Source: an optimization exercise on an open RTL-to-GDS flow (aim: small area and a short achievable clock period). Production flows keep margins and buffers that such runs may drop.
RTL that was checked went through simulation tests only; none was proved equivalent to the original.
The series may have gaps, and a smaller design here may also do less where the tests do not look.
For run 2, only the layout was checked, not whether the RTL still works.

===== design/flow/run.sh =====
#!/bin/bash
# synth_recipe.tcl (not shown) runs the flow's synth.tcl, then flattens the netlist and writes it again
# the make line also repeats each setting of config.mk as NAME=value (left out here)
make -C /OpenROAD-flow-scripts/flow DESIGN_CONFIG=/design/flow/config.mk WORK_HOME=/design/flow/orfs CLKGATE_MAP_FILE= SYNTH_SCRIPT=/design/flow/synth_recipe.tcl finish

===== design/flow/config.mk =====
export PLATFORM = sky130hd
export DESIGN_NAME = MULTI_32bit
export DESIGN_NICKNAME = MULTI_32bit
export VERILOG_FILES = /design/flow/design.v
export SDC_FILE = /design/flow/constraint.sdc
export NUM_CORES = 4
export LEC_CHECK = 0
export ABC_CLOCK_PERIOD_IN_PS = 4500
export CAP_MARGIN = 20
export CORE_MARGIN = 2
export CORE_UTILIZATION = 40
export SETUP_SLACK_MARGIN = 2
export SLEW_MARGIN = 20

===== design/flow/constraint.sdc =====
create_clock -name core_clock -period 7.0 [get_ports {clk}]
set_input_delay 1.4000 -clock core_clock [delete_from_list [all_inputs] [get_ports {clk}]]
set_output_delay 1.4000 -clock core_clock [all_outputs]
set_load 0.01 [all_outputs]

===== design/flow/design.v =====
module MULTI_32bit(clk, rst,A, B, F);
   input clk, rst;
   input [31:0]A;
   input [31:0]B;
   output [31:0]F;
   reg [31:0]F;
reg [62:0] P1;
reg [64:0] P2;
reg [31:0] P3;
wire [1:0]sign;
wire [49:0]mantissa;
assign sign = A[31]+B[31];
always @ ( posedge clk )
begin
	P1[0] <= (sign == 1'b1) ? 1'b1 : 1'b0;
	P1[31:1] <= A[30:0];
	P1[62:32] <= B[30:0];
	P2[0] <= P1[0];
	P2[48:1] <={1'b1, P1[23:1]} * {1'b1, P1[54:32]};
	P2[56:49] <= P1[31:24];
	P2[64:57] <= P1[62:55];
    P3[0] = P2[0];
    if(P2[48] == 1) begin
	   P3[23:1] = P2[47:25];
       P3[31:24] = P2[56:49] + P2[64:57] - 8'b01111111 + 8'h1;
	end
	else if(P2[47] == 1) begin
	   P3[23:1] = P2[46:24];
       P3[31:24] = P2[56:49] + P2[64:57] - 8'b01111111 ;
	end
	F[31] <= P3[0];
	F[30:0] <= P3[31:1];
end
endmodule

### Register map, names as in the netlist, run 1

Scale: 2 px per um. Other sequential cells in the stronger grey, the rest of the logic in the fainter grey.
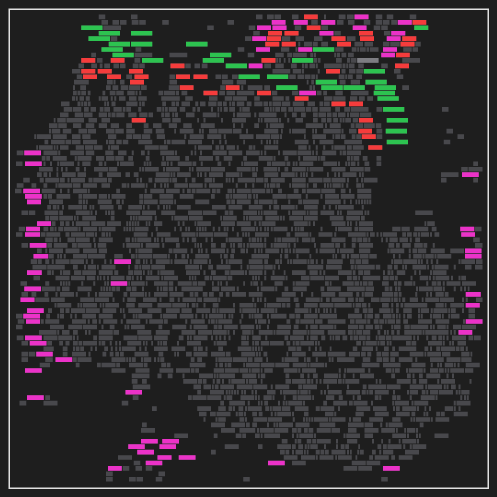
legend:
  green:
    signal: P3
    placed_flops: 31
  red:
    signal: P2
    placed_flops: 42
  magenta:
    signal: P1
    placed_flops: 63
    where: widely spread

### Selected gate families, run 1

Scale: 2 px per um.
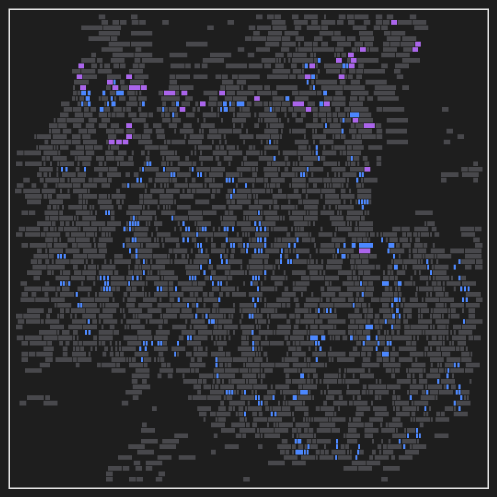
legend:
  purple:
    family: xor and xnor cells
    cells: 37
  blue:
    family: nand cells
    cells: 312

==> summary.txt, run 1 <==
STA:
- The accumulated negative setup slack is 0 ns.
- The worst pin sits at a relative slew slack of 0.2903.
- The final worst-path cycle share is 0.9416.
- The total count of max-transition violations in the final report came to 0.
- Setup slack on the critical path of the routed design comes to about 0.41 ns.
- Based on the critical path, the design can be clocked at up to between 150 and 200 MHz.

Yosys:
- The multiplexer share of the synthesized area is 0.0004542.
- The number of warning messages in the yosys log is 1.
- The portion of the post-synthesis area used by sequential elements is 0.1385.
- The share of the synthesized area in compound gates (AO/OA/AOI/OAI) is 0.04826.
- The cell count after synthesis is roughly 2300.
- After synthesis, the largest family of logic cells by area is adder cells.
- The simple logic cell fraction of the synthesized area is 0.1406.
- The fraction of synthesized cell area taken by the top area cell type is 0.4378.
- Counting every net in the synthesized netlist gives 3038.
- The xor and xnor fraction of the mapped netlist area is 0.01470.

Worst hold path:
- The worst hold path cell count is 0.

Route:
- The routed length on met2 is 31680 um.
- The detailed-routing iteration count for the pre-antenna-repair pass is 5.
- The top routing layer in use is met4.
- Detailed routing placed a total of slightly below 4000 um of wire on met3.
- In this run, the number of DRC markers left after iteration 0 of detailed routing was roughly 1100.
- The post-detailed-route DRC marker count is 0.
- The number of routed nets with antenna violations is 0.

Finish:
- The register with the most flip-flops in the final layout is P1.
- The net count reported at finish is 3300.

Setup path:
- The setup check on the worst reg-to-reg path leaves a slack of 0.41 ns.
- The most used cell along the critical path is fa_1.
- The worst stage delay on the critical path is 0.53 ns.
- The required time at the worst-slack endpoint is between 7 and 8 ns.
- The count of cells along the worst register-to-register path is 26.
- The category of the most critical setup path is reg -> reg.
- The cell with the biggest individual delay on the critical path is fa_2.
- At the worst endpoint, the arrival time is about 7.0 ns.

Floorplanning:
- The initial standard-cell utilization of the core is 0.4024.
- The die width is about 240 um.

Outcome:
- The run finished with no timing, DRC or antenna violations.

Global route:
- The number of antenna violations at the first check in global routing is 0.

Clocking:
- At the later pin of the worst-skew pair, clock insertion delay measures around 0.49 ns.
- The clock buffer count from CTS is 17.
### M1 wires, run 1

Scale: 3 px per um.
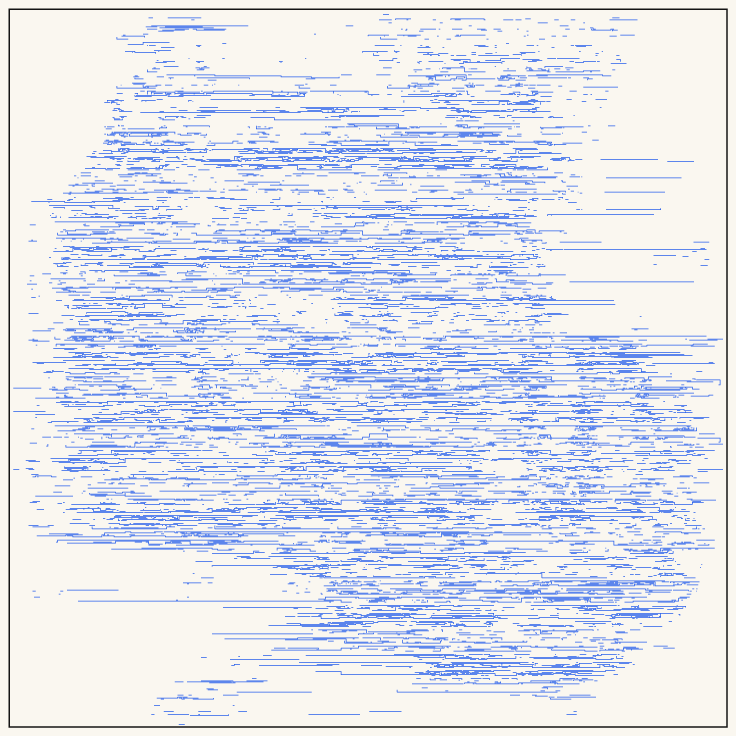
longest straight run: 97.5 um
main direction: horizontal

==> run 1: worst reg2reg max path: stages (launching register included) <==
cell and delay [ns]:
dfxtp_4 0.45, buf_12 0.15, nand2_4 0.04, fa_1 0.49
inv_2 0.05, fa_1 0.51, inv_1 0.06, fa_2 0.53
inv_2 0.04, fa_1 0.49, inv_2 0.04, fa_1 0.52
inv_2 0.04, fa_1 0.50, inv_1 0.05, fa_1 0.52
inv_2 0.05, ha_4 0.26, a21oi_4 0.14, o21ai_2 0.08
a2111o_1 0.31, o211ai_2 0.24, nand3b_4 0.16, a22o_4 0.27
a21oi_4 0.21, o21ai_1 0.10, xor2_1 0.17
==> run 1: Yosys cell counts, drive strengths merged (2+ instances only) <==
cell type	instances
a21o	16
nand4	8
edfxtp	31
nor4	2
and2	240
o21bai	3
o31ai	2
nor2	66
nor2b	3
o21a	4
a31oi	5
o21ai	30
nand2b	6
a22o	26
xor2	14
nand2	282
xnor2	23
a41o	3
fa	482
clkinv	3
nand3	13
a211oi	7
ha	183
a311oi	3
and3	4
nand3b	2
dfxtp	106
inv	581
a221oi	2
clkbuf	94
a21oi	39
nor3	8
o211ai	4
==> run 1: area by class of cell <==
cell class,instances,area (sq um),area share
well taps,704,880.8,0.03193
repair buffers,338,3468,0.1257
clock buffers,21,470.5,0.01705
flip-flops and latches,137,3174,0.1151
clock inverters,11,83.83,0.003039
diodes,2,5.005,0.0001814
inverters,584,2235,0.08100
multi-input cells,1491,17270,0.6260
==> run 1: worst max-delay path by stage <==
stage / start / to / slack, ns / cells past startpoint
after CTS: P1[22] / P2[38] / 0.44 / 23
after global routing: P1[14] / P2[41] / 0.20 / 27
after global placement: P1[42] / P2[34] / 0.10 / 26
after floorplan: P1[14] / P2[34] / 0.91 / 26
final: P1[14] / P2[34] / 0.41 / 26
after detailed placement: P1[9] / P2[46] / 0.08 / 25
==> run 1: cell usage in the layout, fill, tap and decap left out, types with 20 or more instances in the layout <==
cell	n
a21oi_1	20
a22o_1	25
and2_1	229
buf_12	28
buf_4	160
buf_6	40
clkbuf_16	22
clkdlybuf4s50_1	96
dfxtp_1	71
dfxtp_4	31
edfxtp_1	31
fa_1	464
ha_1	164
inv_1	553
inv_2	25
nand2_1	269
nor2_1	63
### Pin map, run 1

Scale: 2 px per um. Pins as bars across the die edge, other pins in grey.
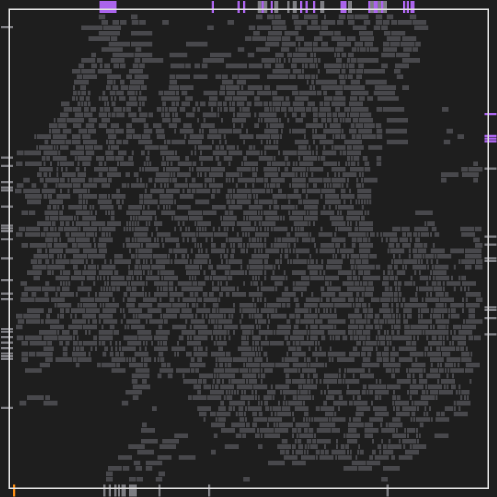

==> run 2: too many edits to list; what changed since run 1 <==
design/flow/design.v: 34 -> 2342 lines; modules unchanged: 0
  MULTI_32bit: edited, 34 -> 2342 lines
--- a/design/flow/config.mk
+++ b/design/flow/config.mk
@@ -6,8 +6,8 @@
 export NUM_CORES = 4
 export LEC_CHECK = 0
-export ABC_CLOCK_PERIOD_IN_PS = 4500
+export ABC_CLOCK_PERIOD_IN_PS = 2500
 export CAP_MARGIN = 20
 export CORE_MARGIN = 2
 export CORE_UTILIZATION = 40
-export SETUP_SLACK_MARGIN = 2
+export SETUP_SLACK_MARGIN = 4.5
 export SLEW_MARGIN = 20
### Pin map, run 2

Scale: 2 px per um. Pins as bars across the die edge, other pins in grey.
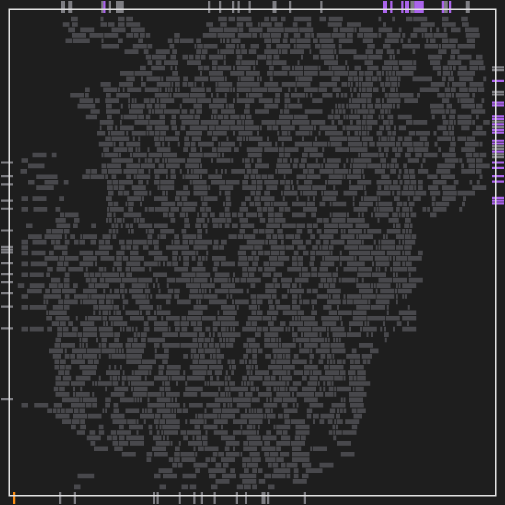
legend:
  orange:
    port: rst
    pins: 1
    direction: input
    edge: bottom
  purple:
    port: F
    pins: 32
    direction: output
    edge: 18 right, 14 top
all pins by edge: 39 top, 28 right, 16 left, 15 bottom
horizontal die dimension: 242.5 um
Die Height: 242.5 um

### Nets reached from selected ports, run 2

Scale: 2 px per um.
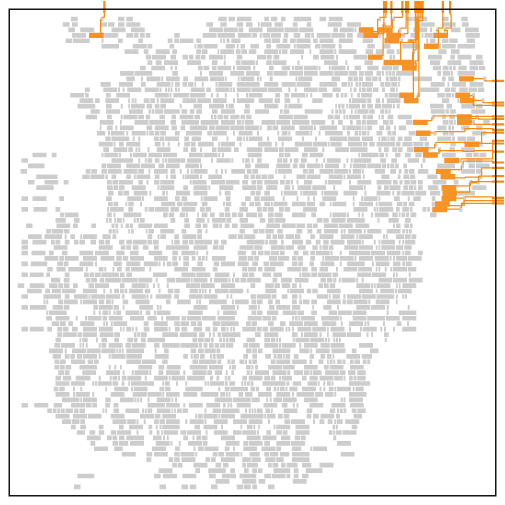
legend:
  orange:
    port: F
    bits: 32
    direction: output
    end_cells: 32
    wire: 734 um

### Selected gate families, run 2

Scale: 2 px per um.
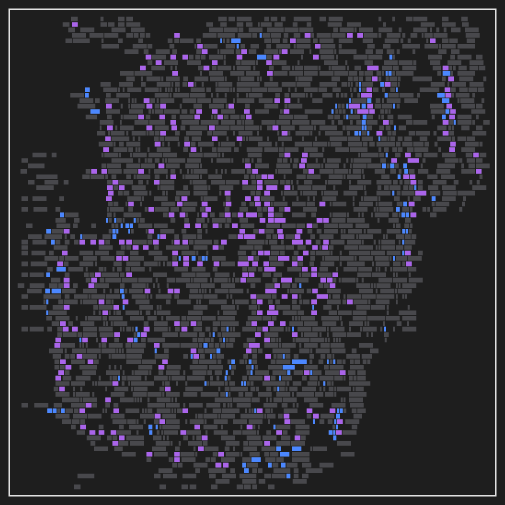
legend:
  purple:
    family: xor and xnor cells
    cells: 314
  blue:
    family: nand cells
    cells: 150
    where: widely spread
number of standard cells in the final layout excluding fillers: 3213
most common cell after layout, fill and taps aside: inv_1

==> summary.txt, run 2 <==
STA:
- The accumulated negative setup slack is 0 ns (unchanged).
- The max-slew headroom at the worst pin came to 0.4747 (+0.1844).
- The total count of max-transition violations in the final report is 0 (unchanged).

Route:
- The post-detailed-route DRC marker count is 0 (unchanged).
- The detailed-routing iteration count for the pre-antenna-repair pass is 6 (+1).
- The DRC marker count from the first detailed-route iteration is 1425 (+33%).
- The number of routed nets with antenna violations is 0 (unchanged).

Finish:
- The library cells used most frequently in the layout, excluding fill and tap cells, are inv_1 (436), dfxtp_1 (330), xnor2_1 (253).
- The antenna cell count came to 0 (-2).
- The register with the most flip-flops is F.
- The net count reported at finish was 2856 (-13%).

Yosys:
- The xor and xnor fraction of the mapped netlist area was 0.1208 (+0.1061).
- The synthesized net count was 2715 (-11%).
- The share of the synthesized area in compound gates (AO/OA/AOI/OAI) came to 0.1326 (+0.08436).
- The multiplexer share of the synthesized area is 0.009512 (+0.009058).
- The largest family of logic cells by synthesized area is adder cells.
- The fraction of synthesized cell area taken by the top area cell type came to 0.3061 (-0.1317).
- The portion of the post-synthesis area used by sequential elements is 0.3061 (+0.1676).
- The cell count after synthesis is 2286 (-0.91%).

Clocking:
- The clock buffer count from CTS is 41 (+24).

Outcome:
- The run finished with no timing, DRC or antenna violations.

Setup path:
- The cell with the biggest individual delay on the critical path is fa_1.
- Tracing the worst setup path back leads to its startpoint at r2_c15_2.

Floorplanning:
- The initial standard-cell utilization of the core is 0.4044 (+0.001982).
## run 2: cell count changes in the layout (fill, tap and decap cells not counted), sizes merged, moves of 137 or more
| cell | before | now |
|---|---|---|
| nand2 | 282 | 84 |
| inv | 586 | 449 |
| fa | 482 | 258 |
| a22oi | 0 | 242 |
| dfxtp | 106 | 348 |
| and2 | 240 | 2 |
| xnor2 | 23 | 270 |
## run 2: logic make-up after synthesis
| logic type | Yosys count |
|---|---|
| mux | 20 |
| xor+xnor | 314 |
| buf+inv | 600 |
| flops | 348 |
| compound gates | 433 |
| fa+ha+maj | 363 |
| simple gates | 208 |
## run 2: cell type report
class	instances	area [sq um]	share of cell area
clock buffer	59	1194	0.04226
clock inverter	14	198.9	0.007043
inverter	453	1735	0.06144
multi-input combinational	1338	14700	0.5202
sequential	348	7012	0.2482
tap	756	945.9	0.03349
timing repair buffer	245	2466	0.08731
## run 2: worst paths after layout
check,endpoint,slack (ns),depth (start not counted)
worst max-delay path,F[17],2.56,15
worst min-delay path,r2_s,0.33,0
worst max register to register,F[17],2.56,15
worst min register to register,r2_s,0.33,0
## run 2: per-layer routing
metal / wire (um) / up-vias
li1: - / 7547
met5: 0 / -
met1: 28190 / 8457
met4: 2767 / 0
met3: 5361 / 173
met2: 32660 / 723
## run 2: worst max-delay path, delay by kind of cell, from the launching register on
| kind | cells | cell delay [ns] |
|---|---|---|
| flops | 1 | 0.32 |
| buf+inv | 2 | 0.09 |
| fa+ha+maj | 4 | 1.87 |
| mux | 1 | 0.27 |
| simple gates | 4 | 0.99 |
| xor+xnor | 1 | 0.13 |
| compound gates | 3 | 0.65 |
## run 2: what timing repair did
action	4_1_cts	5_1_grt
hold endpoints to repair	0	0
setup buffers	42	34
gates resized for setup	300	144
pin swaps	30	49
cloned	7	8
endpoints found under the setup margin	211	50

## re-timing with driven ports
The flow's constraints put no driver on any port. The routed layouts listed below were extracted and timed again, unchanged, in two steps.
Step 1, drivers: a clkbuf_16 drives clk and a buf_2 each remaining input, both assumed.
Step 2, shift: input delay + t, output delay - t, t = (earliest + latest rising clock arrival at the registers) / 2. This alone moves slack from input paths to output paths.
a / b / c = ideal / step 1 / step 2; a / b = the first two.
run	t (ns)	slack for setup (ns)	worst register clock-pin slew, ns	pins driven straight from the clock port
run 1	0.533	0.408 / 0.408 / 0.408	0.09 / 0.09	1
run 2	0.625	2.562 / 2.562 / 2.562	0.06 / 0.06	1
After both steps setup and hold are still met in every run listed.
